Context: an optimization exercise on an open-source flow, tuned for small area, a short achievable clock period and few clock cycles per item. The choices shown serve that exercise and are no tape-out recipe.
RTL that was checked went through simulation tests only; none was proved equivalent to the original.
Some runs may be left out. An edit can pass the tests and still lose a function that they never use.
No functional check of the RTL was part of runs 1 and 3.

--- flow/design.v: outline only ---
// module cnn_kernel: 1280 lines
// module cnn_fa: 4 lines
// module cnn_topCore: 156 lines
module cnn_topCore (
    clk             ,
    reset_n         ,
    i_soft_reset    ,
    i_in_valid      ,
    i_in_kind       ,
    i_in_data       ,
    o_in_ready      ,
    o_ot_valid      ,
    o_ot_data       ,
    i_ot_ready
    );
  // ...
==> flow/run.sh <==
#!/bin/bash
# synth_recipe.tcl (not shown) runs the flow's synth.tcl, then flattens the netlist and writes it again
# the make line also repeats each setting of config.mk as NAME=value (left out here)
make -C /OpenROAD-flow-scripts/flow DESIGN_CONFIG=/design/flow/config.mk WORK_HOME=/design/flow/orfs CLKGATE_MAP_FILE= SYNTH_SCRIPT=/design/flow/synth_recipe.tcl finish
==> flow/config.mk <==
export PLATFORM = sky130hd
export DESIGN_NAME = cnn_topCore
export DESIGN_NICKNAME = cnn_topCore
export VERILOG_FILES = /design/flow/design.v
export SDC_FILE = /design/flow/constraint.sdc
export NUM_CORES = 4
export LEC_CHECK = 0
export CAP_MARGIN = 20
export CORE_MARGIN = 2
export CORE_UTILIZATION = 40
export SLEW_MARGIN = 20
export SYNTH_HIERARCHICAL = 1
export SYNTH_MINIMUM_KEEP_SIZE = 0
==> flow/constraint.sdc <==
create_clock -name core_clock -period 10.0 [get_ports {clk}]
set_input_delay 2.0000 -clock core_clock [delete_from_list [all_inputs] [get_ports {clk}]]
set_output_delay 2.0000 -clock core_clock [all_outputs]
set_load 0.01 [all_outputs]
Fig. 1: run 1, cell area per tile
30 x 30 tiles, from dark purple (low) to yellow (high), 0 to 100% covered.
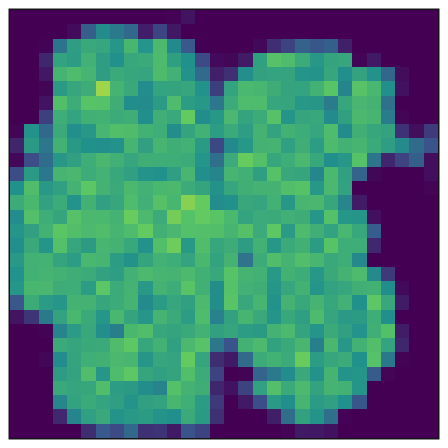
tiles over 75% full = 1.3%
mean over tiles = 42%
fullest tile = 85%
nearly empty tiles = 23%

Fig. 2: run 1, met1 routing
Scale bar: 200 µm. Supply wires on this layer in grey.
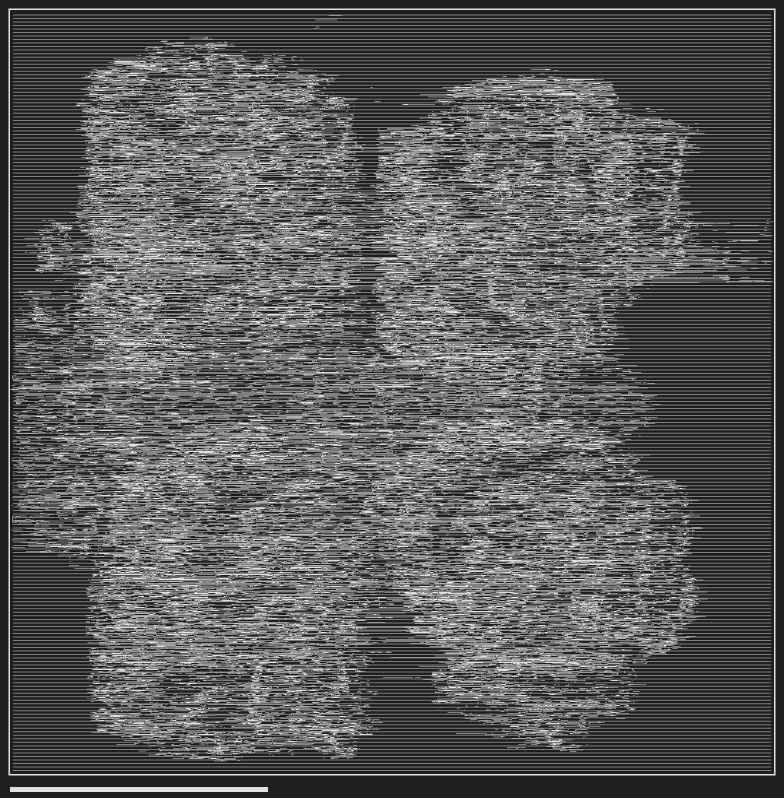
main direction = horizontal
nets with wire on the layer = 13263
longest straight run = 226 µm
wire length on this layer = 192 mm
share of all routed wire = 42%

Fig. 3: run 1, finished layout with every layer on
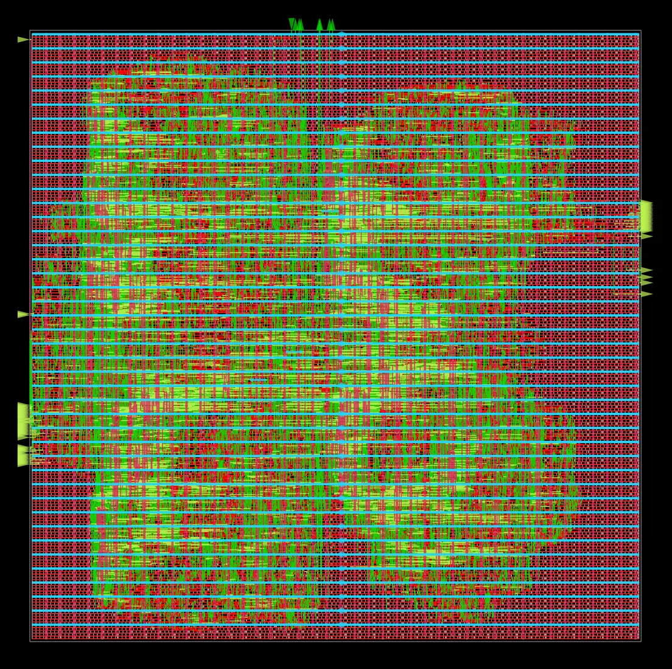
DRT Wirelength: 459 mm
Top Ports: 72
die area: 0.350 mm²

Fig. 4: run 1, wires at chosen ports, followed through buffers
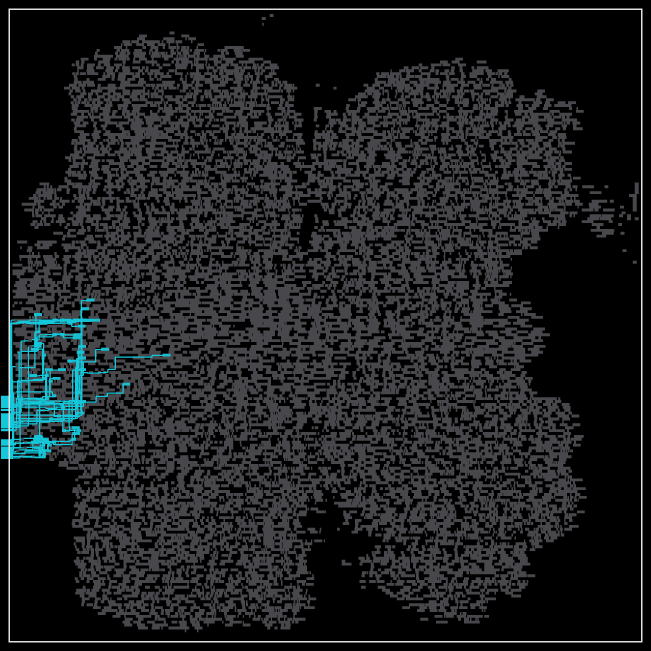
`i_in_data` -> cyan  # direction input, end cells 64, wire 3700 µm

==> notes.md, run 1 <==
multi-input combinational area share=53.0%; WP depth=16; Critical Path Fanout Max=62; Cell Area, Synth=0.138 mm²; status=timing/DRC/antenna clean; Met3 Routed Length=50.4 mm; met3 GRT Util=6.60%; final worst slack=about 4.4 ns; hold path depth=0; sequential cell area share=between 30% and 40%; R2R setup slack=4.35 ns; fmax=177 MHz; met2 GRT Util=about two fifths; Worst path top cell family by delay=compound AO/OA/AOI/OAI gates; Place WS=about 4.4 ns; Synth top area share=22.5%; CP Class=reg -> reg; met1 global-route usage=35.6%; DR iter-0 viols=~11k; hpwl dp=303 mm; Worst slew margin=about 15%; Total GRT Usage=between 20% and 30%; layout cells sized above 1=6.71%; Reg area=0.0524 mm²; CTS Buf Count=267; CTS max path bufs=4; #MultiIn Comb=8954; CP Buf/Inv Count=3; Post-Synth Simple-Gate Area=under 10%; IO buf count=71; Inserted Diodes=9; asr flop ratio synth=~1.3%; max reg flops=420; RD Place Congestion=approximately 0.9; # clk buffers=350; dpl cells=16.5k; detailed-routed wire length on met2=196 mm; max-cap viol count=0
==> inputs of run 2 (changes only) <==
--- a/flow/design.v
+++ b/flow/design.v
@@ -958,3 +958,5 @@
 always @(posedge clk) r3_2 <= {1'b0, 1'b0, 1'b0, pp_3_0_3_6, pp_3_0_3_5, t533, t532, t530, t528, t526, pp_3_0_2_1, pp_3_0_2_0, 1'b0, pp_3_0_1_0, 1'b0, 1'b0};
-wire [20:0] accin0 = i_act ? (i_clr ? 21'd0 : o_a4) : o_a0;
+reg hold, flip;    
+always @(posedge clk) begin hold <= ~i_act; flip <= i_act & ~i_clr; end
+wire [20:0] accin0 = ({21{hold}} & o_a0) | ({21{flip}} & o_a4);
 wire t550 = accin0[17] ^ r0_0[17];
@@ -1043,3 +1045,3 @@
 always @(posedge clk) o_a0 <= sum0;
-wire [20:0] accin1 = i_act ? (i_clr ? 21'd0 : o_a3) : o_a1;
+wire [20:0] accin1 = ({21{hold}} & o_a1) | ({21{flip}} & o_a3);
 wire t632 = accin1[16] ^ r1_0[16];
@@ -1126,3 +1128,3 @@
 always @(posedge clk) o_a1 <= sum1;
-wire [20:0] accin2 = i_act ? (i_clr ? 21'd0 : o_a2) : o_a2;
+wire [20:0] accin2 = ({21{hold}} & o_a2) | ({21{flip}} & o_a2);
 wire t712 = accin2[16] ^ r2_0[16];
@@ -1209,3 +1211,3 @@
 always @(posedge clk) o_a2 <= sum2;
-wire [20:0] accin3 = i_act ? (i_clr ? 21'd0 : o_a1) : o_a3;
+wire [20:0] accin3 = ({21{hold}} & o_a3) | ({21{flip}} & o_a1);
 wire t792 = accin3[15] ^ r3_0[15];
@@ -1290,3 +1292,3 @@
 always @(posedge clk) o_a3 <= sum3;
-always @(posedge clk) o_a4 <= i_act ? (i_clr ? 21'd0 : o_a0) : o_a4;
+always @(posedge clk) o_a4 <= ({21{hold}} & o_a4) | ({21{flip}} & o_a0);
 endmodule
@@ -1388,3 +1390,5 @@
 wire [31:0] w11 = wop(wr1[8], en_f1, en_r1);
-reg act2_0, act2_1, clr2_0, clr2_1, last2;
+wire clr0 = (l_ich == 2'd0) & (l_iy == 2'd0) & ~l_h;
+wire clr1 = (l_ich == 2'd0) & (l_iy == 2'd1) & ~l_h;
+reg last2;
 wire [ACC-1:0] a00_0, a00_1, a00_2, a00_3, a00_4;
@@ -1393,9 +1397,9 @@
 wire [ACC-1:0] a11_0, a11_1, a11_2, a11_3, a11_4;
-cnn_kernel u00 (.clk(clk), .i_dig(dig), .i_w(w00), .i_act(act2_0), .i_clr(clr2_0),
+cnn_kernel u00 (.clk(clk), .i_dig(dig), .i_w(w00), .i_act(act0), .i_clr(clr0),
     .o_a0(a00_0), .o_a1(a00_1), .o_a2(a00_2), .o_a3(a00_3), .o_a4(a00_4));
-cnn_kernel u01 (.clk(clk), .i_dig(dig), .i_w(w01), .i_act(act2_1), .i_clr(clr2_1),
+cnn_kernel u01 (.clk(clk), .i_dig(dig), .i_w(w01), .i_act(act1), .i_clr(clr1),
     .o_a0(a01_0), .o_a1(a01_1), .o_a2(a01_2), .o_a3(a01_3), .o_a4(a01_4));
-cnn_kernel u10 (.clk(clk), .i_dig(dig), .i_w(w10), .i_act(act2_0), .i_clr(clr2_0),
+cnn_kernel u10 (.clk(clk), .i_dig(dig), .i_w(w10), .i_act(act0), .i_clr(clr0),
     .o_a0(a10_0), .o_a1(a10_1), .o_a2(a10_2), .o_a3(a10_3), .o_a4(a10_4));
-cnn_kernel u11 (.clk(clk), .i_dig(dig), .i_w(w11), .i_act(act2_1), .i_clr(clr2_1),
+cnn_kernel u11 (.clk(clk), .i_dig(dig), .i_w(w11), .i_act(act1), .i_clr(clr1),
     .o_a0(a11_0), .o_a1(a11_1), .o_a2(a11_2), .o_a3(a11_3), .o_a4(a11_4));
@@ -1426,3 +1430,3 @@
         rdy <= 1'b0; fcnt <= 5'd0; l_v <= 1'b0; win_v <= 1'b0; l_cnt <= 5'd0;
-        act2_0 <= 1'b0; act2_1 <= 1'b0; clr2_0 <= 1'b0; clr2_1 <= 1'b0; last2 <= 1'b0;
+        last2 <= 1'b0;
         pending <= 1'b0; kcnt <= 5'd20; pos <= 5'd0; ov <= 1'b0;
@@ -1430,3 +1434,3 @@
         rdy <= 1'b0; fcnt <= 5'd0; l_v <= 1'b0; win_v <= 1'b0; l_cnt <= 5'd0;
-        act2_0 <= 1'b0; act2_1 <= 1'b0; clr2_0 <= 1'b0; clr2_1 <= 1'b0; last2 <= 1'b0;
+        last2 <= 1'b0;
         pending <= 1'b0; kcnt <= 5'd20; pos <= 5'd0; ov <= 1'b0;
@@ -1438,6 +1442,2 @@
         l_cnt  <= fcnt;
-        act2_0 <= act0;
-        act2_1 <= act1;
-        clr2_0 <= l_v & (l_ich == 2'd0) & (l_iy == 2'd0) & ~l_h;
-        clr2_1 <= l_v & (l_ich == 2'd0) & (l_iy == 2'd1) & ~l_h;
         last2  <= l_v & (l_cnt == 5'd23);
--- a/flow/config.mk
+++ b/flow/config.mk
@@ -10,2 +10,3 @@
 export CORE_UTILIZATION = 40
+export SETUP_SLACK_MARGIN = 5
 export SLEW_MARGIN = 20
==> notes.md, run 2 <==
CP Class=reg -> reg (unchanged); # clk buffers=319 (was 350); Die W=589 µm (was 591 µm); post-synthesis cell type count=75 (was 82); worst slew pin tran=1.26 ns (was 1.28 ns); detailed-routed wire length on met2=193 mm (was 196 mm); met3 GRT Util=7.00% (was 6.60%); DRT Pass-1 Iters=9 (was 6); Critical Path Fanout Max=36 (was 62); clock-pin slew on the worst setup and hold paths=0.07 ns (was 0.06 ns); area occupied by multi-input gates=0.0809 mm² (was 0.0805 mm²); DR iter-0 viols=11.4k (was 11.2k); RD Place Congestion=0.889 (was 0.904); pin count of the biggest net entering global routing=206 (was 185); Post-CTS Setup Inserts=0 (unchanged); tap cells=4536 (was 4557); fmax=202 MHz (was 177 MHz); Total GRT Usage=25.6% (was 25.8%); Post-route DRC=0 (unchanged); Place WS=4.94 ns (was 4.41 ns); layout cells sized above 1=6.51% (was 6.71%); commonest non-fill, non-tap cells in the layout=dfxtp_1 (1586), nand2_1 (1551), xnor2_1 (1431), fa_1 (1428), a22oi_1 (1164) (was nand2_1 (1783), dfxtp_1 (1503), xnor2_1 (1499), fa_1 (1428), a22oi_1 (1120)); status=timing/DRC/antenna clean (unchanged); dpl cells=16.1k (was 16.5k); Met3 Routed Length=49.0 mm (was 50.4 mm); number of synthesized flops with an enable pin=597 (was 681); total negative setup slack=0 ns (unchanged); clock sinks=2267 (was 2263); Worst slew margin=15.8% (was 14.8%); ClkCell Share=5.54% (was 5.90%); WP depth=8 (was 16); XOR/XNOR share of the synthesized area=11.0% (about the same); max layer used=met5 (unchanged); Cell Area, Synth=0.137 mm² (was 0.138 mm²); antenna violations before repair=28 (was 20); synth warn=11 (unchanged); Seq/Total Area, Yosys=37.7% (was 37.9%); met2 GRT Util=38.0% (was 38.4%); Inserted Diodes=13 (was 9); Buffers, non-clock=269 (was 277); Synth top area share=24.1% (was 22.5%); Worst path top cell family by delay=adder cells (was compound AO/OA/AOI/OAI gates); R2R setup slack=5.05 ns (was 4.35 ns); CTS H-tree lvls=4 (was 5); CTS max path bufs=4 (unchanged); hold_ws=0.393 ns (was 0.408 ns); Worst Skew=0.0688 ns (was 0.0949 ns); die area=0.346 mm² (was 0.350 mm²); met1 global-route usage=35.1% (was 35.6%); max-cap viol count=0 (unchanged); Starting Density=40.2% (about the same); Syn Inst Count=12.1k (was 12.6k); hold path depth=0 (unchanged); IO buf count=71 (unchanged); max reg flops=420 (unchanged); CTS Buf Count=242 (was 267); asr flop ratio synth=1.15% (was 1.33%); multi-input combinational area share=53.9% (was 53.0%); Post-Synth Simple-Gate Area=6.62% (was 7.57%); Congestion Overflow GR=0 (unchanged); CP Buf/Inv Count=1 (was 3); Reg area=0.0517 mm² (was 0.0524 mm²); syn_area_per_cell=11.3 µm² (was 11.0 µm²); Clock Latency Late Sink=0.95 ns (was 0.94 ns); crit path DAT=5.73 ns (was 6.39 ns); design area=0.150 mm² (was 0.152 mm²); Top Ports=72 (unchanged); final worst slack=5.05 ns (was 4.35 ns); sequential cell area share=34.4% (was 34.5%); largest family of logic cells by synthesized area=adder cells (unchanged); #MultiIn Comb=8724 (was 8954); Post-DRT Antenna Nets=0 (unchanged); worst path required time=10.78 ns (was 10.75 ns); hpwl dp=301 mm (was 303 mm); inverter count=270 (was 491); R2R cell count=8 (was 16); hold_buf cts=0 (unchanged); Top FF cell, synth=dfxtp_1 (unchanged); Final Max Slew Viols=0 (unchanged)
Testbench counts for the RTL of run 2, summed over its fixed seeds: cycles 3,408, images 128.
Fig. 5: run 2, finished layout with every layer on
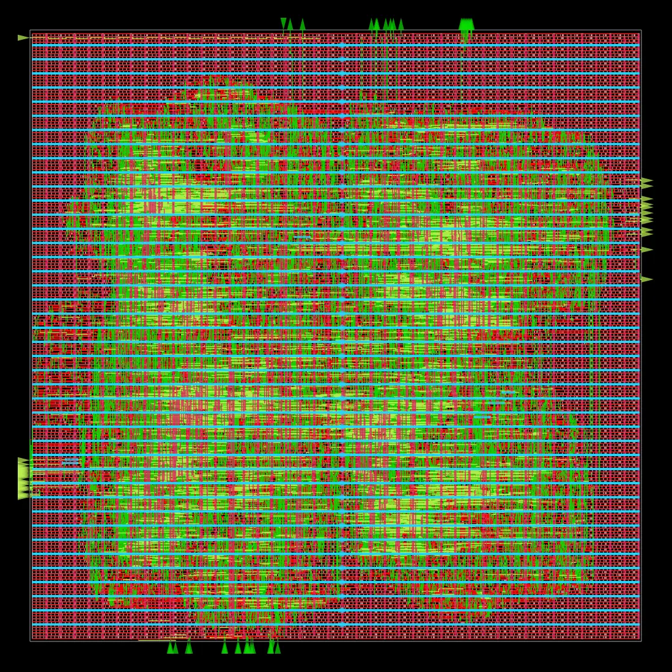
Chip Height: 589 µm
DRT Wirelength: 452 mm

Fig. 6: run 2, met1 routing
Scale bar: 200 µm. Supply wires on this layer in grey.
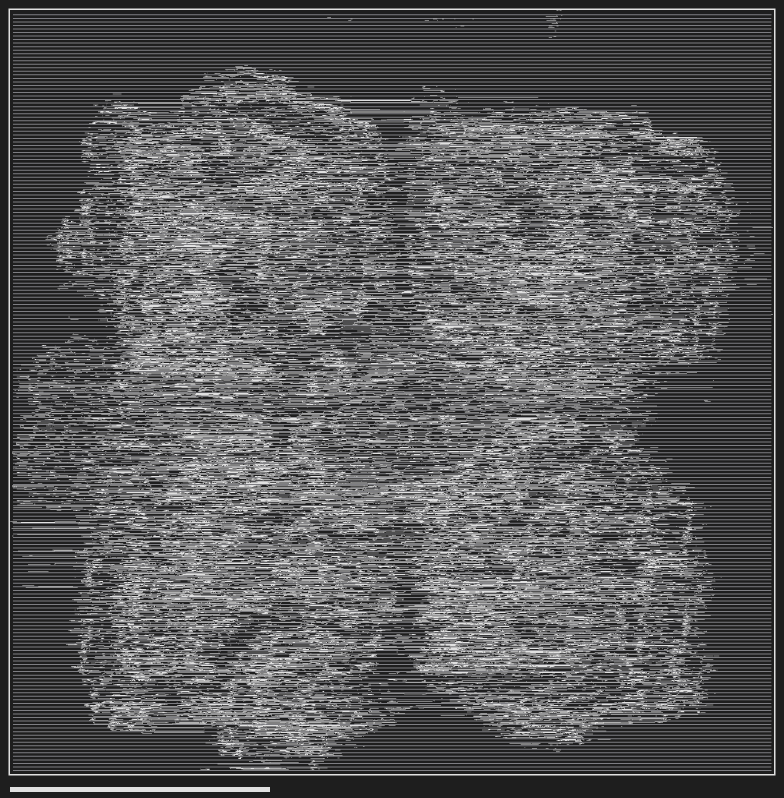
wire length on this layer = 190 mm
main direction = horizontal
longest straight run = 265 µm
nets with wire on the layer = 12810

Fig. 7: run 2, CTS result over the die
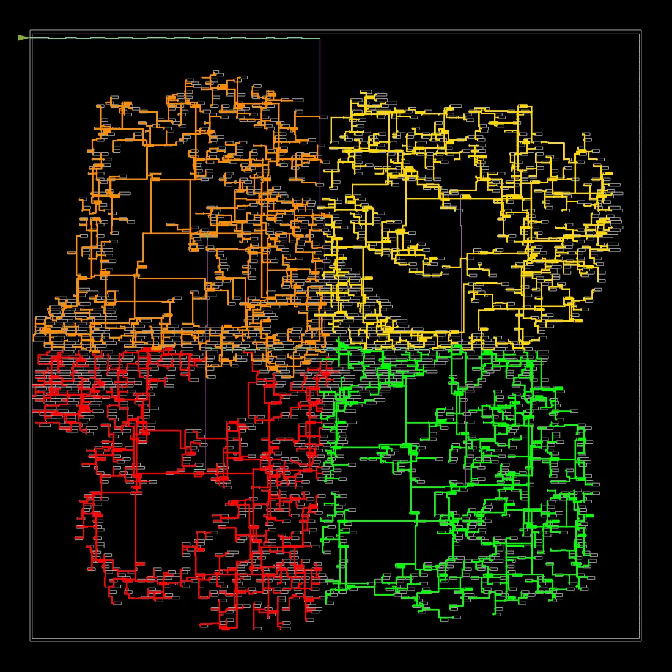

==> inputs of run 3 (changes only) <==
--- a/flow/design.v
+++ b/flow/design.v
@@ -1328,2 +1328,10 @@
 wire [4:0] fcnt_next = f_fire ? ((fcnt == 5'd23) ? 5'd0 : fcnt + 5'd1) : fcnt;
+reg  [31:0] din;             
+reg         l_v;             
+reg  [4:0]  l_cnt;           
+always @(posedge clk) din <= i_in_data;
+wire [1:0] l_ich = l_cnt[4:3];
+wire [1:0] l_iy  = l_cnt[2:1];
+wire       l_h   = l_cnt[0];
+wire rotate = l_v & l_h & (l_iy != 2'd3);
 integer li, di;
@@ -1335,8 +1343,8 @@
     for (li = 0; li < 4; li = li + 1) begin
-        px = fcnt[0] ? i_in_data[(3-li)*8 +: 8] : i_in_data[li*8 +: 8];
+        px = l_h ? din[(3-li)*8 +: 8] : din[li*8 +: 8];
         for (di = 0; di < 4; di = di + 1) begin
             tri3 = {px[2*di+1], px[2*di], (di == 0) ? 1'b0 : px[2*di-1]};
-            dig_d[(li*4+di)*3 + 0] = f_fire & (tri3[1] ^ tri3[0]);
-            dig_d[(li*4+di)*3 + 1] = f_fire & ((tri3 == 3'b100) | (tri3 == 3'b011));
-            dig_d[(li*4+di)*3 + 2] = f_fire & tri3[2] & ~(tri3[1] & tri3[0]);
+            dig_d[(li*4+di)*3 + 0] = l_v & (tri3[1] ^ tri3[0]);
+            dig_d[(li*4+di)*3 + 1] = l_v & ((tri3 == 3'b100) | (tri3 == 3'b011));
+            dig_d[(li*4+di)*3 + 2] = l_v & tri3[2] & ~(tri3[1] & tri3[0]);
         end
@@ -1345,11 +1353,10 @@
 reg  [47:0] dig;             
-reg         l_v;
-reg  [4:0]  l_cnt;
+reg         m_v;
+reg  [4:0]  m_cnt;
 always @(posedge clk) dig <= dig_d;
-wire [1:0] l_ich = l_cnt[4:3];
-wire [1:0] l_iy  = l_cnt[2:1];
-wire       l_h   = l_cnt[0];
-wire act0 = l_v & (l_iy != 2'd3);    
-wire act1 = l_v & (l_iy != 2'd0);    
-wire rotate = l_v & l_h & (l_iy != 2'd3);
+wire [1:0] m_ich = m_cnt[4:3];
+wire [1:0] m_iy  = m_cnt[2:1];
+wire       m_h   = m_cnt[0];
+wire act0 = m_v & (m_iy != 2'd3);    
+wire act1 = m_v & (m_iy != 2'd0);    
 reg [31:0] wr0 [0:8];
@@ -1378,16 +1385,15 @@
 endfunction
-reg en_f0, en_r0, en_f1, en_r1;
-wire [1:0] a_iy = fcnt[2:1];
+wire en_f0 = l_v & (l_iy != 2'd3) & ~l_h;
+wire en_r0 = l_v & (l_iy != 2'd3) &  l_h;
+wire en_f1 = l_v & (l_iy != 2'd0) & ~l_h;
+wire en_r1 = l_v & (l_iy != 2'd0) &  l_h;
+reg [31:0] w00, w01, w10, w11;
 always @(posedge clk) begin
-    en_f0 <= f_fire & (a_iy != 2'd3) & ~fcnt[0];
-    en_r0 <= f_fire & (a_iy != 2'd3) &  fcnt[0];
-    en_f1 <= f_fire & (a_iy != 2'd0) & ~fcnt[0];
-    en_r1 <= f_fire & (a_iy != 2'd0) &  fcnt[0];
+    w00 <= wop(wr0[0], en_f0, en_r0);
+    w01 <= wop(wr0[8], en_f1, en_r1);
+    w10 <= wop(wr1[0], en_f0, en_r0);
+    w11 <= wop(wr1[8], en_f1, en_r1);
 end
-wire [31:0] w00 = wop(wr0[0], en_f0, en_r0);
-wire [31:0] w01 = wop(wr0[8], en_f1, en_r1);
-wire [31:0] w10 = wop(wr1[0], en_f0, en_r0);
-wire [31:0] w11 = wop(wr1[8], en_f1, en_r1);
-wire clr0 = (l_ich == 2'd0) & (l_iy == 2'd0) & ~l_h;
-wire clr1 = (l_ich == 2'd0) & (l_iy == 2'd1) & ~l_h;
+wire clr0 = (m_ich == 2'd0) & (m_iy == 2'd0) & ~m_h;
+wire clr1 = (m_ich == 2'd0) & (m_iy == 2'd1) & ~m_h;
 reg last2;
@@ -1429,3 +1435,3 @@
     if (!reset_n) begin
-        rdy <= 1'b0; fcnt <= 5'd0; l_v <= 1'b0; win_v <= 1'b0; l_cnt <= 5'd0;
+        rdy <= 1'b0; fcnt <= 5'd0; l_v <= 1'b0; win_v <= 1'b0; l_cnt <= 5'd0; m_v <= 1'b0; m_cnt <= 5'd0;
         last2 <= 1'b0;
@@ -1433,3 +1439,3 @@
     end else if (i_soft_reset) begin
-        rdy <= 1'b0; fcnt <= 5'd0; l_v <= 1'b0; win_v <= 1'b0; l_cnt <= 5'd0;
+        rdy <= 1'b0; fcnt <= 5'd0; l_v <= 1'b0; win_v <= 1'b0; l_cnt <= 5'd0; m_v <= 1'b0; m_cnt <= 5'd0;
         last2 <= 1'b0;
@@ -1442,3 +1448,5 @@
         l_cnt  <= fcnt;
-        last2  <= l_v & (l_cnt == 5'd23);
+        m_v    <= l_v;
+        m_cnt  <= l_cnt;
+        last2  <= m_v & (m_cnt == 5'd23);
         pending <= last2 | (pending & ~load);
Fig. 8: run 3, CTS result over the die
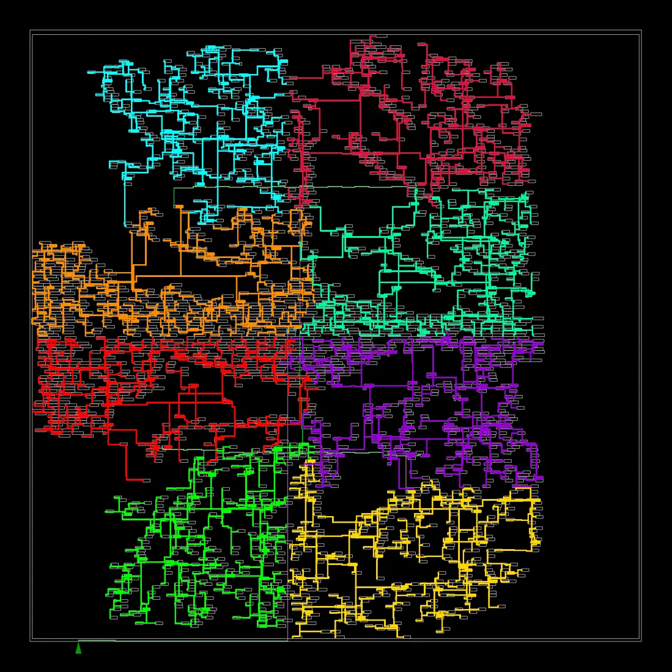
CTS Buf Count: 268
Seq cells: 2397
CTS H-tree lvls: 5

==> notes.md, run 3 <==
final worst slack=5.20 ns (was 5.05 ns); R2R cell count=8 (unchanged); CTS max path bufs=4 (unchanged); pin count of the biggest net entering global routing=160 (was 206); Syn Inst Count=12.3k (was 12.1k); Total GRT Usage=25.2% (was 25.6%); syn_area_per_cell=11.4 µm² (was 11.3 µm²); tap cells=4578 (was 4536); Worst slew margin=13.3% (was 15.8%); Post-Synth Simple-Gate Area=6.43% (was 6.62%); RD Place Congestion=0.909 (was 0.889); max reg flops=420 (unchanged); design area=0.153 mm² (was 0.150 mm²); clock sinks=2397 (was 2267); fmax=208 MHz (was 202 MHz); R2R setup slack=5.20 ns (was 5.05 ns); worst slew pin tran=1.30 ns (was 1.26 ns); # clk buffers=376 (was 319); largest family of logic cells by synthesized area=adder cells (unchanged); max layer used=met5 (unchanged); hold_ws=0.383 ns (was 0.393 ns); Reg area=0.0543 mm² (was 0.0517 mm²); Die W=595 µm (was 589 µm); Congestion Overflow GR=0 (unchanged); asr flop ratio synth=1.34% (was 1.15%); hold_buf cts=0 (unchanged); number of synthesized flops with an enable pin=597 (unchanged); antenna violations before repair=17 (was 28); Top Ports=72 (unchanged); status=timing/DRC/antenna clean (unchanged); met3 GRT Util=6.60% (was 7.00%); met2 GRT Util=37.6% (was 38.0%); #MultiIn Comb=8753 (was 8724); CP Class=reg -> reg (unchanged); CP Buf/Inv Count=2 (was 1)
Fig. 9: run 3, met1 routing
Scale bar: 200 µm. Supply wires on this layer in grey.
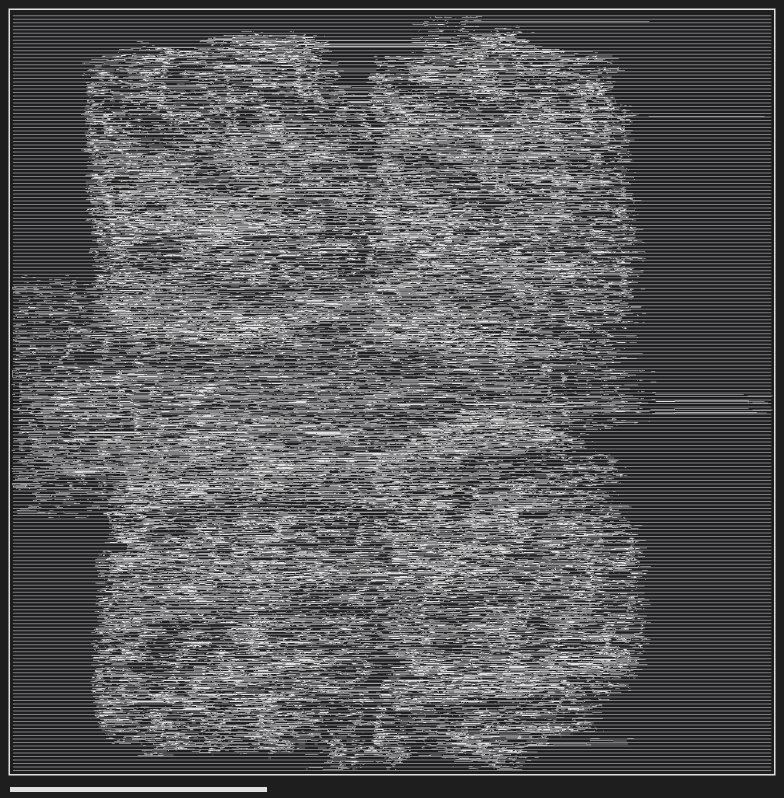
wire length on this layer = 190 mm
longest straight run = 160 µm
main direction = horizontal
nets with wire on the layer = 12872

## afterwards: timing with drivers on the ports
Ports are ideal in the flow. The routed layouts listed here were re-timed in OpenROAD.
Step 1, drivers: a clkbuf_16 drives clk and a buf_2 each remaining input, both assumed.
Step 2 adds t to the input delays and takes it off the output delays; t is the mean of the earliest and latest rising clock arrival at the registers after step 1. Input paths then give back, and output paths get back, about the clock's delay inside the block.
Slacks: ideal / step 1 / step 2; pairs: ideal / step 1.
run	t, ns	setup slack, ns	worst setup path after step 2	worst data-port slew with drivers (ns)
run 1	0.996	4.355 / 4.355 / 4.355	register to register	0.08
run 2	1.021	5.053 / 5.053 / 5.025	input to register	0.20
run 3	0.954	5.204 / 5.204 / 5.204	register to register	0.04
After both steps every run listed still meets setup and hold. For run 2, which loses most, drivers alone change the setup slack by 0.000 ns; drivers and shift together by -0.028 ns.
